From an optimization exercise on the open Yosys and OpenROAD flow, aimed at small area; shortcuts taken in it are not production practice. In this exercise RTL edits were held to simulation tests only and were not proved equivalent to the original. Some runs may be left out. An edit can pass the tests and still lose a function that they never use. Power is estimated from default activity; no workload was simulated.

==> flow/design.v <==
module pipelined_processor (
  input clk,
  input reset,
  input [31:0] instruction_in,  
  output reg [31:0] result_out  
);
  wire [5:0] opcode;
  wire [4:0] rd;
  wire [4:0] rs1;
  wire [4:0] rs2;
  wire [15:0] immediate;
  assign opcode = instruction_in[31:26];
  assign rd = instruction_in[25:21];
  assign rs1 = instruction_in[20:16];
  assign rs2 = instruction_in[15:11];
  assign immediate = instruction_in[15:0];
  reg [31:0] registers [31:0];
  reg [31:0] if_id_instruction;
  reg [31:0] id_ex_instruction;
  reg [31:0] ex_mem_wb_instruction;
  reg [31:0] id_ex_rs1_data;
  reg [31:0] id_ex_rs2_data;
  reg [31:0] ex_mem_wb_result;
  reg [31:0] ex_mem_wb_memory_address;
  reg [31:0] memory [255:0];  
  initial $readmemh("dmem.hex", memory);
  integer i;
  always @(posedge clk or posedge reset) begin
    if (reset) begin
      if_id_instruction <= 32'b0;
      id_ex_instruction <= 32'b0;
      ex_mem_wb_instruction <= 32'b0;
      result_out <= 32'b0;
      id_ex_rs1_data <= 32'b0;
      id_ex_rs2_data <= 32'b0;
      ex_mem_wb_result <= 32'b0;
      ex_mem_wb_memory_address <= 32'b0;
      for (i = 0; i < 32; i = i + 1) registers[i] <= 32'b0;
    end else begin
      if (ex_mem_wb_instruction[31:26] == 6'b000000 || ex_mem_wb_instruction[31:26] == 6'b000001 || ex_mem_wb_instruction[31:26] == 6'b000010) begin  
        registers[ex_mem_wb_instruction[25:21]] <= ex_mem_wb_result;
      end
      result_out <= registers[1];  
      case (id_ex_instruction[31:26])
        6'b000000: ex_mem_wb_result <= id_ex_rs1_data + id_ex_rs2_data;  
        6'b000001: ex_mem_wb_result <= id_ex_rs1_data - id_ex_rs2_data;  
        6'b000010: begin  
          ex_mem_wb_memory_address <= id_ex_rs1_data + id_ex_instruction[15:0];
          ex_mem_wb_result <= memory[ex_mem_wb_memory_address[9:2]];  
        end
        default: ex_mem_wb_result <= 32'b0;
      endcase
      ex_mem_wb_instruction <= id_ex_instruction;
      id_ex_rs1_data <= registers[id_ex_instruction[20:16]];
      id_ex_rs2_data <= registers[id_ex_instruction[15:11]];
      id_ex_instruction <= if_id_instruction;
      if_id_instruction <= instruction_in;
    end
  end
endmodule
==> flow/dmem.hex <==
6c956ca5
610e415f
c7c964b6
39901e66
3222f881
ad225f81
b82b4997
92423c15
e10b935d
71958b32
1272c9f4
d10798be
e7793475
68b56516
5d112f05
f10929c4
24eea118
c43eca21
b0840072
ecc9238e
229449dc
0d26e46e
56c9f287
70f79681
63a95297
a00070c2
c1f8ce50
137d51fd
e894d027
5baa37b0
95296fce
9f6613d6
15394011
b1cdd855
f4643392
7bfa21ce
fbd58aa8
94950d12
ee1b719e
d3fd0972
0b3cf746
98452cf4
a22279cd
eb9cb058
0fba42cf
19b2d539
08139031
41ffcb53
6b0a4b6c
789d2ae8
f62b54f8
37c93479
7e2ce62e
0a4bcea9
05145fa5
af52a995
532b02e8
3a5b2519
636ecdad
8b208f5d
7689add4
45dc2358
9655d99f
52ef6c83
39af0368
223e2f55
77a4faa9
74f34fdd
a79559f7
f510abd4
0d00c817
5cd2e3a5
4a78607f
3ab0fb7c
9f455f1c
ac721303
1e96a0ec
eb22c64e
510b31cb
2a26f6a5
f6251cf6
a8056dd8
511524c5
d55ce7bf
8365137e
4da3770c
664d2962
5e38bae6
8eb344b2
dd69f68f
47307cf6
dd4f851b
8dd95e89
65bc6597
0edddf85
af5c3d9b
e81d6ea0
0a6f8883
b2c33eff
1ee3b6d5
14705629
269e4a90
612395bf
9d0bb8b7
0fbdf957
cce983bc
87f4d51d
4c365042
83b4af34
5a519354
63c151e5
fb7a96b1
3937a883
2ed83e1a
a930673e
45b5e09d
b08887c0
63e4e6e0
b17a9cb2
14696785
2ca5438f
c37b129d
00acabc2
c17c1cff
9a37ae99
3499c780
b95c3c6f
cfa873cc
6e989948
ad0b3311
6abdcacf
bada0103
5e181c2f
d826bd4a
49dd530c
f71370f4
a2f35aa8
7bae0c6d
a7fec116
38ee642a
00609c96
c174751b
9cbb1a05
ecd3c274
1ed581c5
75e3b123
5d95413c
39915f3e
c8b390b5
885bcd40
748526c3
f565a0ad
ed492f8e
83a4956e
a9096be1
33f957f2
3e9e9a05
e4d7a1e2
b721bfb3
9e7591f7
3543567a
57a40be4
32d39cf3
03e01ca1
fb6a250b
39eeb574
831adaed
3ec9aabb
a8034f00
0e38f21d
298d1f0c
289d8119
7b044784
9f7f76ad
e7da0b37
af547aa6
db347e8e
8587de52
5fa9890c
beae0f19
34ff26d0
6cc791d5
731f6feb
b8523bbe
70486c4c
0ea5aa13
3dd94d83
fee01e02
70340e4a
e61ac412
3ffbae94
364335b5
32b0f528
f44e4ac9
066c1ac7
ee69f037
80072d26
a3d2011c
dfcd680b
ac3ba450
f404af83
fd2cc3d8
ec9e25fe
c5bac6f8
8a8aad4d
f436e65b
3d3f7a07
881bcfd9
25060955
81422710
b9cfccf2
984fee20
daf5f654
54a7405f
4dcb8ea0
2f4bcf6b
50be5536
311b8efd
e24901fa
dc222c19
adcf8273
3e9e26c5
952b44f6
b911f4d8
8060ddde
d627e71f
5fec49f0
43ff37f3
ffbabcb6
c94dd803
a6e3c9d7
d25ca50e
eda0269f
51411db3
ab806924
e88ad727
6c1449c0
adcaa644
44b4fc75
630ddd7b
689afa3d
31333ffa
50d7b581
143d5b1f
7fccf5ed
6ab9561d
d9b7a116
c5022a28
b31af11a
6e444120
027a5fb1
1346c04f
32d07de4
91627a66
abeb67c5
310d9f21
==> flow/run.sh <==
#!/bin/bash
# synth_recipe.tcl (not shown) runs the flow's synth.tcl, then flattens the netlist and writes it again
# the make line also repeats each setting of config.mk as NAME=value (left out here)
make -C /OpenROAD-flow-scripts/flow DESIGN_CONFIG=/design/flow/config.mk WORK_HOME=/design/flow/orfs CLKGATE_MAP_FILE= SYNTH_SCRIPT=/design/flow/synth_recipe.tcl finish
==> flow/config.mk <==
export PLATFORM = sky130hd
export DESIGN_NAME = pipelined_processor
export DESIGN_NICKNAME = pipelined_processor
export VERILOG_FILES = /design/flow/design.v
export SDC_FILE = /design/flow/constraint.sdc
export NUM_CORES = 4
export LEC_CHECK = 0
export CAP_MARGIN = 20
export CORE_MARGIN = 2
export CORE_UTILIZATION = 22
export SLEW_MARGIN = 20
export SYNTH_MEMORY_MAX_BITS = 65536
==> flow/constraint.sdc <==
create_clock -name core_clock -period 8.0 [get_ports {clk}]
set_input_delay 1.6000 -clock core_clock [delete_from_list [all_inputs] [get_ports {clk}]]
set_output_delay 1.6000 -clock core_clock [all_outputs]
set_load 0.01 [all_outputs]
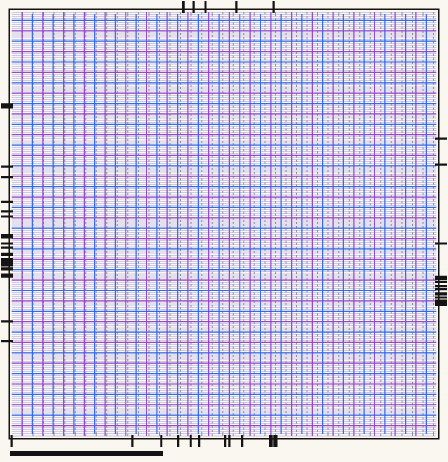
**Above:** run 1 (power grid).
Scale bar: 200 µm. Pins as bars on the die edge. Tap cells in grey.
[purple] VSS
[blue] VDD
met1 rails: 205
signal pins: 66
met5 straps: 40
met4 straps: 40

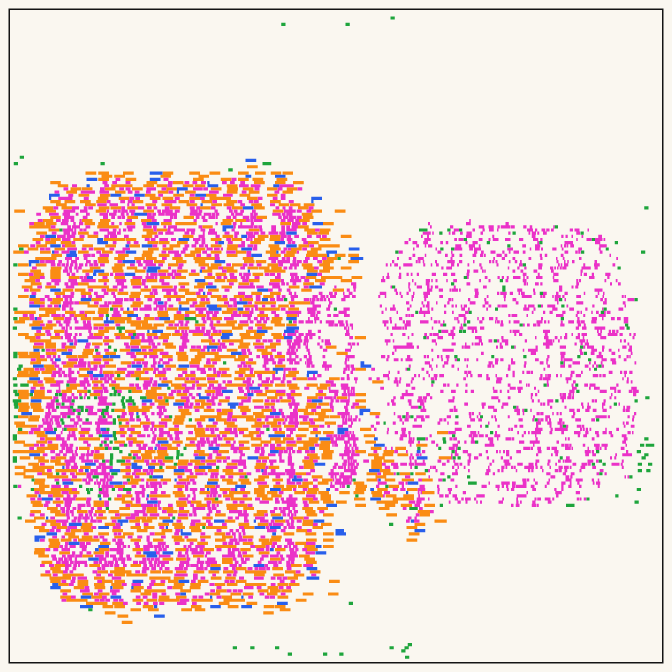
**Above:** run 1 (placed cells, one colour a class).
[magenta] combinational and other logic | cells: 4467 | share of their area: 48%
[green] remaining buffers and delay cells | cells: 310 | share of their area: 3.6%
[orange] sequential cells | cells: 1233 | share of their area: 42%
[blue] clock drivers and dummy loads | cells: 250 | share of their area: 6.4%

==> run summary, run 1 <==
outcome complete, no violations; maximum number of pins on one net before global-route repair ~180; TritonCTS buffer count between 100 and 150; mean instance size in the synthesized netlist between 10 and 15 µm²; Avg Vias per Cell ~6.4; register bit count reported by yosys 1233; buffers inserted during post-CTS setup optimization 0; CP max FO 14; worst supply voltage drop on vdd around 0.2 mV; number of max-cap violations 0; hold path cells 0; post-route worst setup slack ~3.1 ns; data arrival time of the critical path ~5.6 ns; final setup vio count 0; Die Footprint 314000 µm²; clock latency on the worst-skew pair 0.81 ns; post-detailed-routing wire length 411 mm; CTS Hold Bufs 0; multi-input gate area in the final layout ~35000 µm²; actual transition at the worst max-transition pin 1.28 ns; leak pwr around 0.034 µW; CTS tree yes; final count of hold timing violations 0; combined flip-flop and latch cell area between 30000 and 40000 µm²; Hold Crit Class flop to flop; most common cell after layout, fill and taps aside sky130_fd_sc_hd__dfrtp_1; via count of the first global-routing pass 63200; maximum buffer depth of the clock tree 3; Resize count post-CTS 0; vertical die dimension between 500 and 600 µm; setup total negative slack 0 ns; number of antenna violations at the first check in global routing 49; crit path kind flop to flop; final cell count without fillers around 10000; Pwr Total between 15000 and 20000 µW; number of standard cells after synthesis 6365; placement-stage worst setup slack between 3 and 4 ns; first-pass GRT wire length 550 mm; RSZ-0062 raised after global routing false; number of standard-cell rows in the floorplan just over 200; power density relative to cell area around 230 nW/µm²; Routed Antenna Nets 0; Seq/Total Area, Yosys 0.453; required time at the worst-slack endpoint between 8 and 9 ns; global-route congestion overflow total 0; reg2reg path depth 11; CTS H-Tree Depth 4; Top-Level Pins 66; iteration-0 DRC count of the detailed router ~14000; # fillers around 33000; Synth cell types around 90; maximum clock rate 204 MHz; die span in x 560 µm; starting density of the core 0.221; area inside the core boundary between 300000 and 400000 µm²; detailed-route via count ~66000; clock sink total 1233; last weighted congestion value of the routability-driven placer 1.05; placed cells about 10000; Clk pin slew, worst setup/hold paths roughly 0.060 ns; detailed-placement wirelength estimate around 250 mm; normalized max-slew margin 0.148; total number of yosys warnings 2; nature of the critical path endpoint flop; clk root buf sky130_fd_sc_hd__clkbuf_16; net total in the final layout ~6200; number of slew-limit violations in the final report 0; Synth Net Count ~6500; most frequent cells in the layout sky130_fd_sc_hd__dfrtp_1, sky130_fd_sc_hd__mux2_2, sky130_fd_sc_hd__a221oi_1, sky130_fd_sc_hd__a22oi_1, sky130_fd_sc_hd__a21oi_1; final cycle utilization of the critical path 0.614; Avg WL per Cell between 30 and 40 µm; clock period minus final worst setup slack approximately 5 ns; startpoint type of the worst setup path flop; share of post-route cells with drive strength above 1 0.264; proportion of register bits with asynchronous set or reset after synthesis 1.00; Remaining DRCs 0; number of port buffers 64; area growth from synthesis to layout 15.6%; total iterations of the first detailed-routing run 14; setup skew after layout about 0.027 ns; number of enable-type register cells in the synthesized netlist 0; Synth Cell Area about 68000 µm²; total routing resource utilization after global routing 0.250; main flop type after synthesis sky130_fd_sc_hd__dfrtp_1
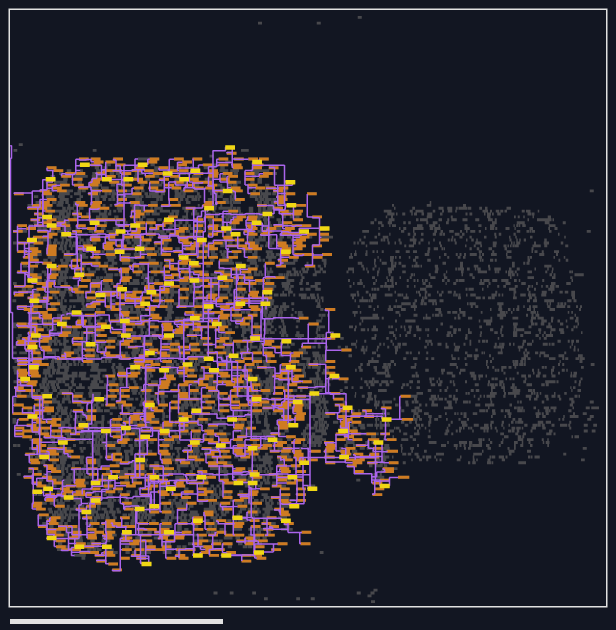
**Above:** run 1 (routed clock nets over the placement).
Scale bar: 200 µm.
[orange] flip-flops | count: 1233
[yellow] clock drivers | count: 137
[purple] clock wires | length: 16300 µm
routed clock nets: 138

run 1: registers in the layout, indices dropped and copies added, names as in the netlist:
name / cells
registers: 1024
ex_mem_wb_result: 32
id_ex_rs1_data: 32
id_ex_rs2_data: 32
result_out: 32
id_ex_instruction: 31
if_id_instruction: 31
ex_mem_wb_instruction: 11
ex_mem_wb_memory_address: 8
run 1: path summary, 6_finish.rpt:
kind                                                          from                              end  slack (ns)
min reg2reg                        if_id_instruction[21]$_DFF_PP0_  id_ex_instruction[21]$_DFF_PP0_        0.34
min in group asynchronous                                    reset    registers[28][29]$_DFFE_PP0P_        1.27
max in group asynchronous                                    reset     registers[8][16]$_DFFE_PP0P_        4.91
max                        ex_mem_wb_memory_address[3]$_DFFE_PP0N_   ex_mem_wb_result[10]$_DFF_PP0_        3.09
min                                if_id_instruction[21]$_DFF_PP0_  id_ex_instruction[21]$_DFF_PP0_        0.34
max reg2reg                ex_mem_wb_memory_address[3]$_DFFE_PP0N_   ex_mem_wb_result[10]$_DFF_PP0_        3.09
run 1: power by group:
| group | internal (µW) | leakage (µW) | switching [µW] |
|---|---|---|---|
| sequential | 6290 | 0.0170 | 158 |
| clock | 3940 | 0.00232 | 2820 |
| combinational | 1180 | 0.0142 | 3970 |
run 1: stage by stage:
step,hold slack (ns),instance area [µm²],utilization
global placement,0.334,73900,0.240
floorplan,0.331,68100,-
global route,0.350,78700,0.255
CTS,0.346,78600,0.255
detailed placement,0.335,73900,0.240
finish,0.344,78700,0.255
run 1: logic make-up (layout without fill, tap and decap cells):
family | count (synthesis) | in the layout | synth area share
multiplexers | 1048 | 1048 | 0.176
AND/OR/NAND/NOR | 1149 | 1149 | 0.0824
AO/OA/AOI/OAI | 2110 | 2110 | 0.227
buffers and inverters | 695 | 590 | 0.0419
adder cells (fa/ha/maj) | 62 | 62 | 0.0115
other | 0 | 21 | 0
flip-flops | 1233 | 1233 | 0.453
XOR/XNOR | 68 | 68 | 0.00885
run 1: routing by layer:
metal	vias up	share of wire	GRT usage
li1	24300	-	-
met1	33200	0.37	0.314
met2	6714	0.39	0.343
met4	40	0.084	0.164
met5	-	0.00078	0.00166
met3	2093	0.15	0.108
run 1: cell usage after synthesis (all sizes together) (130+ instances only):
cell | n | area (µm²)
o21ai | 296 | 1480
nand2 | 276 | 1040
a22o | 317 | 2780
a221oi | 336 | 2940
clkbuf | 459 | 1720
a22oi | 326 | 2450
mux2 | 1025 | 11500
nand4 | 135 | 845
nor2 | 305 | 1160
nand3 | 130 | 668
buf | 206 | 1020
a21oi | 318 | 1590
dfrtp | 1233 | 30900
run 1: area by class of cell:
type                            count  share of cell area
Inverter                           30             0.00148
Timing Repair Buffer              310              0.0337
Clock inverter                     58              0.0106
Clock buffer                      192              0.0496
Multi-Input combinational cell   4437               0.446
Sequential cell                  1233               0.392
Antenna cell                       21            0.000667
Tap cell                         4120              0.0655
run 1: worst max-delay path: stages (launching register included):
cell                       delay, ns
sky130_fd_sc_hd__dfrtp_2        0.46
sky130_fd_sc_hd__inv_2          0.45
sky130_fd_sc_hd__ha_1           0.79
sky130_fd_sc_hd__buf_4          0.30
sky130_fd_sc_hd__nor2b_1        0.19
sky130_fd_sc_hd__o21ai_0        0.88
sky130_fd_sc_hd__o21ai_0        0.22
sky130_fd_sc_hd__a211oi_1       0.31
sky130_fd_sc_hd__a21oi_1        0.06
sky130_fd_sc_hd__a21oi_1        0.72
sky130_fd_sc_hd__o22ai_1        0.19
sky130_fd_sc_hd__a21o_1         0.20
==> run 2: changes to the inputs <==
==> flow/design.v (replaced) <==
module pipelined_processor (
  input clk,
  input reset,
  input [31:0] instruction_in,
  output reg [31:0] result_out
);
  reg [31:0] memory [255:0];
  initial $readmemh("dmem.hex", memory);
  reg [31:0] rf [31:0];
  reg [31:0] valid;    
  reg        w3d;
  reg [4:0]  rd3n;
  reg [1:0]  op1;       
  reg [4:0]  rd1, rs1_1;
  reg [15:0] imm1;
  reg        nw2;
  reg [4:0]  rd2, ra2, rb2;
  reg        nw3;
  reg [4:0]  rd3;
  reg [31:0] x3;
  reg [31:0] y;
  reg [7:0]  n;
  wire [5:0] op_in = instruction_in[31:26];
  wire [1:0] opc_in = (op_in == 6'd0) ? 2'd0 : (op_in == 6'd1) ? 2'd1 : (op_in == 6'd2) ? 2'd2 : 2'd3;
  wire [31:0] va = {valid[31:2], 1'b1, valid[0]};
  wire [31:0] sa = va & (32'd1 << ra2);
  wire [31:0] sb = va & (32'd1 << rb2);
  wire [31:0] we = nw3 ? 32'd0 : (32'd1 << rd3);
  wire [31:0] hold = w3d ? ~(32'd1 << ~rd3n) : 32'hFFFFFFFF;
  reg [31:0] ra, rb;
  reg [10:0] ta, tb;
  integer k, b;
  always @(*) begin
    for (b = 0; b < 32; b = b + 1) begin
      ta = 11'd0; tb = 11'd0;
      for (k = 0; k < 32; k = k + 1) begin
        ta[k/3] = ta[k/3] | (rf[k][b] & sa[k]);
        tb[k/3] = tb[k/3] | (rf[k][b] & sb[k]);
      end
      ra[b] = |ta;
      rb[b] = |tb;
    end
  end
  reg [10:0] ac;
  reg [9:0]  addr;
  integer m;
  always @(*) begin
    ac[0] = 1'b0;
    for (m = 0; m < 10; m = m + 1) begin
      addr[m] = ra[m] ^ imm1[m] ^ ac[m];
      ac[m+1] = (ra[m] & imm1[m]) | (ac[m] & (ra[m] ^ imm1[m]));
    end
  end
  wire        sub = op1[0];
  wire [31:0] bx = rb ^ {32{sub}};
  wire [31:0] p = ra ^ bx;
  wire [31:0] g = ra & bx;
  reg  [31:0] gg, pp;
  reg  [31:0] cy;
  integer i, d;
  always @(*) begin
    gg = g; pp = p;
    for (d = 1; d < 32; d = d * 2)
      for (i = 2*d - 1; i < 32; i = i + 2*d) begin
        gg[i] = gg[i] | (pp[i] & gg[i-d]);
        pp[i] = pp[i] & pp[i-d];
      end
    for (d = 8; d >= 1; d = d / 2)
      for (i = 3*d - 1; i < 32; i = i + 2*d) begin
        gg[i] = gg[i] | (pp[i] & gg[i-d]);
        pp[i] = pp[i] & pp[i-d];
      end
    cy[0] = sub;
    for (i = 1; i < 32; i = i + 1) cy[i] = gg[i-1] | (pp[i-1] & sub);
  end
  wire [31:0] sum = p ^ cy;
  wire [31:0] y_next = op1[1] ? memory[n] : sum;
  always @(posedge clk or posedge reset) begin
    if (reset) begin
      op1 <= 2'd3; nw2 <= 1'b1; nw3 <= 1'b1; w3d <= 1'b0;
      n <= 8'd0;
      valid <= 32'd0;
      result_out <= 32'd0;
      rf[1] <= 32'd0;
    end else begin
      result_out <= rf[1];
      rf[1] <= (x3 & {32{we[1]}}) | (rf[1] & {32{hold[1]}});
      valid <= valid | we;
      nw3 <= nw2;
      w3d <= ~nw2;
      if (op1 == 2'd2) n <= addr[9:2];
      nw2 <= (op1 == 2'd3);
      op1 <= opc_in;
    end
  end
  always @(posedge clk) begin
    x3 <= y; rd3 <= rd2; rd3n <= ~rd2;
    y <= y_next;
    rd2 <= rd1; ra2 <= rs1_1; rb2 <= imm1[15:11];
    rd1 <= instruction_in[25:21]; rs1_1 <= instruction_in[20:16]; imm1 <= instruction_in[15:0];
  end
  genvar gi;
  generate
    for (gi = 0; gi < 32; gi = gi + 1) begin : regs
      if (gi != 1) begin : r
        always @(posedge clk)
          rf[gi] <= (x3 & {32{we[gi]}}) | (rf[gi] & {32{hold[gi]}});
      end
    end
  endgenerate
endmodule
==> flow/flow/run.sh (new file) <==
#!/bin/bash
set -euo pipefail
HERE=$(pwd)

# ORFS synth.tcl, with the ABC script swapped after synth_preamble.tcl sets it.
sed 's#^source \$::env(SCRIPTS_DIR)/synth_preamble.tcl$#&\nset abc_args [lreplace $abc_args 1 1 '"$HERE"'/flow/own.abc]\nputs "own abc script: [lindex $abc_args 1]"#' \
  "$FLOW_HOME/scripts/synth.tcl" > "$HERE/own_synth_orfs.tcl"
grep -q "own abc script" "$HERE/own_synth_orfs.tcl"

# The standard flow's synthesis script, sourcing the copy above instead of ORFS's synth.tcl.
sed 's#^source \$::env(SCRIPTS_DIR)/synth.tcl$#source '"$HERE"'/own_synth_orfs.tcl#' \
  "$HERE/synth_recipe.tcl" > "$HERE/own_synth.tcl"
grep -q "own_synth_orfs.tcl" "$HERE/own_synth.tcl"

CTS="-sink_clustering_enable -repair_clock_nets -dont_use_dummy_load -sink_clustering_size 20 -sink_clustering_max_diameter 80 -buf_list sky130_fd_sc_hd__clkbuf_16"

bash "$HERE/standard.sh" SYNTH_SCRIPT="$HERE/own_synth.tcl" synth > "$HERE/synth.log" 2>&1
grep -q "own abc script" "$HERE"/orfs/logs/*/pipelined_processor/base/1_2_yosys.log
bash "$HERE/standard.sh" SYNTH_SCRIPT="$HERE/own_synth.tcl" CTS_ARGS="$CTS" finish > "$HERE/layout.log" 2>&1
test -f "$HERE/out/final.def"
==> flow/flow/own.abc (new file) <==
strash
&get -n
&st
&dch
&nf -a -R 1000
&put
==> flow/standard.sh (new file) <==
#!/bin/bash
# synth_recipe.tcl (not shown) runs the flow's synth.tcl, then flattens the netlist and writes it again
# the make line also repeats each setting of config.mk as NAME=value (left out here)
make -C /OpenROAD-flow-scripts/flow DESIGN_CONFIG=/design/flow/config.mk WORK_HOME=/design/flow/orfs CLKGATE_MAP_FILE= SYNTH_SCRIPT=/design/flow/synth_recipe.tcl "${@:-finish}"
--- a/flow/config.mk
+++ b/flow/config.mk
@@ -9,3 +9,3 @@
 export CORE_MARGIN = 2
-export CORE_UTILIZATION = 22
+export CORE_UTILIZATION = 45
 export SLEW_MARGIN = 20
removed: flow/run.sh
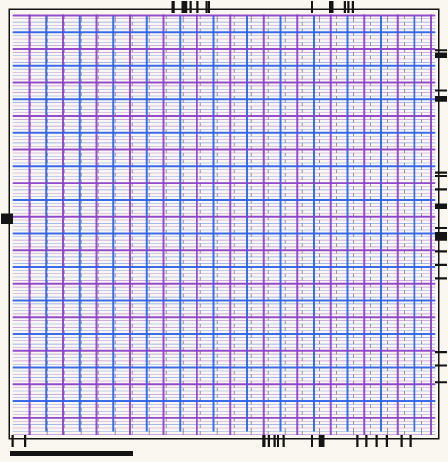
**Above:** run 2 (power grid).
Scale bar: 100 µm. Pins as bars on the die edge. Tap cells in grey.
[blue] VDD
[purple] VSS
tap cells: 1524
signal pins: 66

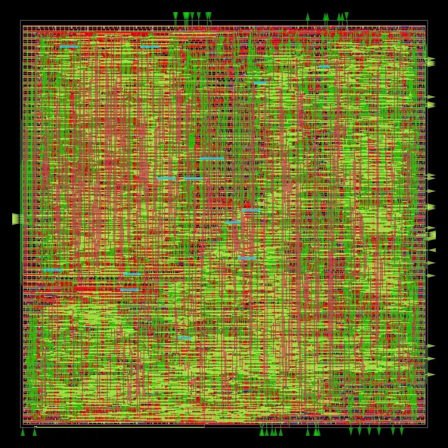
**Above:** run 2 (signal routing as the flow saved it).
total routing resource utilization after global routing: 0.494
highest routed layer: met5

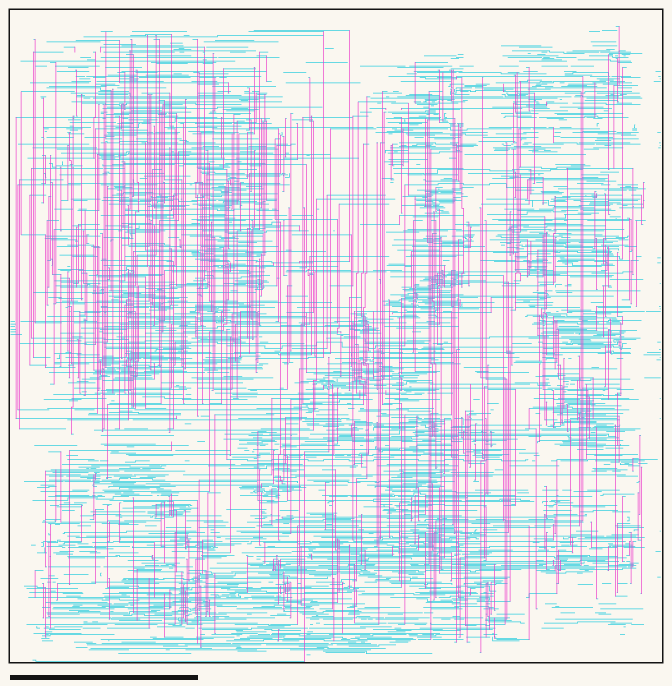
**Above:** run 2 (wiring by layer).
Scale bar: 100 µm. Only two layers are drawn.
[cyan] metal 3 | wire length: 48.0 mm
[magenta] metal 4 | wire length: 27.3 mm

==> run summary, run 2 <==
outcome complete, no violations; setup total negative slack 0 ns; Reg with most FFs rf; number of port buffers between 60 and 70; mean instance size in the synthesized netlist between 10 and 15 µm²; number of max-cap violations 0; Seq/Total Area, Yosys 0.469; area growth from synthesis to layout 13.6%; CTS Hold Bufs 0; total iterations of the first detailed-routing run 15; Final Util 0.516; number of standard-cell rows in the floorplan between 100 and 150; power density relative to cell area around 300 nW/µm²; final setup vio count 0; actual transition at the worst max-transition pin approximately 1.3 ns; nature of the critical path endpoint flop; vertical die dimension about 350 µm; post-detailed-routing wire length a little over 300 mm; maximum buffer depth of the clock tree 3; maximum number of pins on one net before global-route repair roughly 120; detailed-route via count a little under 60000; worst hold slack across all endpoints 0.250 ns; sum of routed wire segments on met1 about 110 mm; leak pwr approximately 0.022 µW; global-route congestion overflow total 0; Synth Net Count between 5000 and 6000; share of post-route cells with drive strength above 1 0.0798; # fillers ~11000; data arrival time of the critical path between 7 and 8 ns; last weighted congestion value of the routability-driven placer approximately 1.1; total length of routed met3 wires between 40 and 50 mm; number of antenna violations at the first check in global routing 22; Synth Cell Area 53000 µm²; CTS tree yes; setup skew after layout about 0.13 ns; normalized max-slew margin 0.109; most frequent cells in the layout sky130_fd_sc_hd__dfxtp_1, sky130_fd_sc_hd__a22o_1, sky130_fd_sc_hd__a222oi_1, sky130_fd_sc_hd__nand2_1, sky130_fd_sc_hd__nor2_1; die span in x ~350 µm; Avg WL per Cell about 44 µm; area inside the core boundary 117000 µm²; Largest register FFs 1024; clk root buf sky130_fd_sc_hd__clkbuf_16
-- run 2: cell types whose count changed in the layout (fill, tap and decap cells not counted), sizes merged, moves of 42 or more --
cell / delta
a22o: +717
a222oi: +625
a221oi: -316
dfxtp: +1106
nand2: +79
a22oi: -264
dfrtp: -1129
inv: -42
nand2b: -45
mux2: -1025
clkbuf: -117
o21ai: -67
a21oi: -125
o32a: -64
-- run 2: cell families after synthesis --
| group | after synthesis | synth area share |
|---|---|---|
| muxes | 3 | 0.000803 |
| AOI/OAI and AO/OA | 2489 | 0.388 |
| and+or+nand+nor | 1246 | 0.112 |
| adders and majority gates | 63 | 0.0159 |
| buffers and inverters | 42 | 0.00298 |
| xor gates and xnor gates | 65 | 0.0107 |
| DFF | 1214 | 0.469 |
-- run 2: worst paths after layout --
kind                       depth (start not counted)           start                  to
max in group asynchronous                          3           reset    op1[1]$_DFF_PP1_
min reg2reg                                        0   y[14]$_DFF_P_      x3[14]$_DFF_P_
min in group asynchronous                          2           reset  rf[1][3]$_DFF_PP0_
max reg2reg                                       23  rb2[0]$_DFF_P_       y[30]$_DFF_P_
max                                               23  rb2[0]$_DFF_P_       y[30]$_DFF_P_
min                                                0   y[14]$_DFF_P_      x3[14]$_DFF_P_
-- run 2: per-stage QoR --
step                cell area [µm²]  instances  setup WS, ns
floorplan                     53000       5122         0.291
global placement              58000       6963          1.30
detailed placement            58200       6970          1.29
CTS                           60100       7045          1.30
global route                  60200       7049         0.749
finish                        60200       7055         0.729
-- run 2: final cells by class --
class                      count  area, µm²  share of cell area
multi-input combinational   3866      28500               0.474
sequential                  1214      24900               0.413
timing repair buffer         327       2820              0.0469
tap                         1524       1910              0.0317
clock buffer                  75       1880              0.0312
inverter                      42        164             0.00272
antenna                        7       17.5            0.000291
-- run 2: where the power goes --
group,switching [µW],total (µW),internal [µW]
clock network,2090,3750,1660
logic,5160,6760,1600
registers,621,7300,6680
-- run 2: metal layers --
layer  global-route usage  up-vias
met5                    0        -
met4                0.331       28
met3                0.174     1269
met2                0.708     5807
met1                0.621    28600
li1                     -    23000
-- run 2: worst max-delay path, stage by stage, from the launching register on --
cell and delay [ns]:
sky130_fd_sc_hd__dfxtp_1 0.59, sky130_fd_sc_hd__nor2b_1 0.18, sky130_fd_sc_hd__nand2_1 0.14, sky130_fd_sc_hd__nor2_1 0.09, sky130_fd_sc_hd__and3_1 0.45, sky130_fd_sc_hd__buf_4 0.36
sky130_fd_sc_hd__a222oi_1 0.35, sky130_fd_sc_hd__nand4_1 0.91, sky130_fd_sc_hd__nor3_1 0.59, sky130_fd_sc_hd__xnor2_1 0.11, sky130_fd_sc_hd__ha_1 0.38, sky130_fd_sc_hd__nand2_1 0.08
sky130_fd_sc_hd__nor2_1 0.04, sky130_fd_sc_hd__a211oi_1 0.26, sky130_fd_sc_hd__o21ai_0 0.29, sky130_fd_sc_hd__a211oi_1 0.45, sky130_fd_sc_hd__nor2_1 0.08, sky130_fd_sc_hd__nor2_1 0.58
sky130_fd_sc_hd__nor3_1 0.10, sky130_fd_sc_hd__nor2_1 0.24, sky130_fd_sc_hd__o21ai_0 0.17, sky130_fd_sc_hd__xor2_1 0.39, sky130_fd_sc_hd__nor2_1 0.07, sky130_fd_sc_hd__a31oi_1 0.24

[separate check: timing with driven ports]
How much do the figures lean on ideal ports? The routed layouts below were timed once more, with nothing changed but the port constraints.
Step 1, drivers: a clkbuf_16 drives clk and a buf_2 each remaining input, both assumed.
Step 2 times the ports against the registers' clock, not the clock port: input delays grow and output delays shrink by t, the midpoint of the rising clock arrivals with the driver on.
Three values: ideal ports, drivers, drivers and shift; two values: the first two.
run | t, ns | slack for setup (ns) | hold WS [ns] | slew at the worst register clock pin (ns)
run 1 | 0.883 | 3.090 / 3.090 / 3.090 | 0.344 / 0.344 / 0.344 | 0.07 / 0.07
run 2 | 0.726 | 0.729 / 0.729 / 0.729 | 0.250 / 0.250 / 0.250 | 0.09 / 0.09
After both steps setup and hold are still met in every run listed.
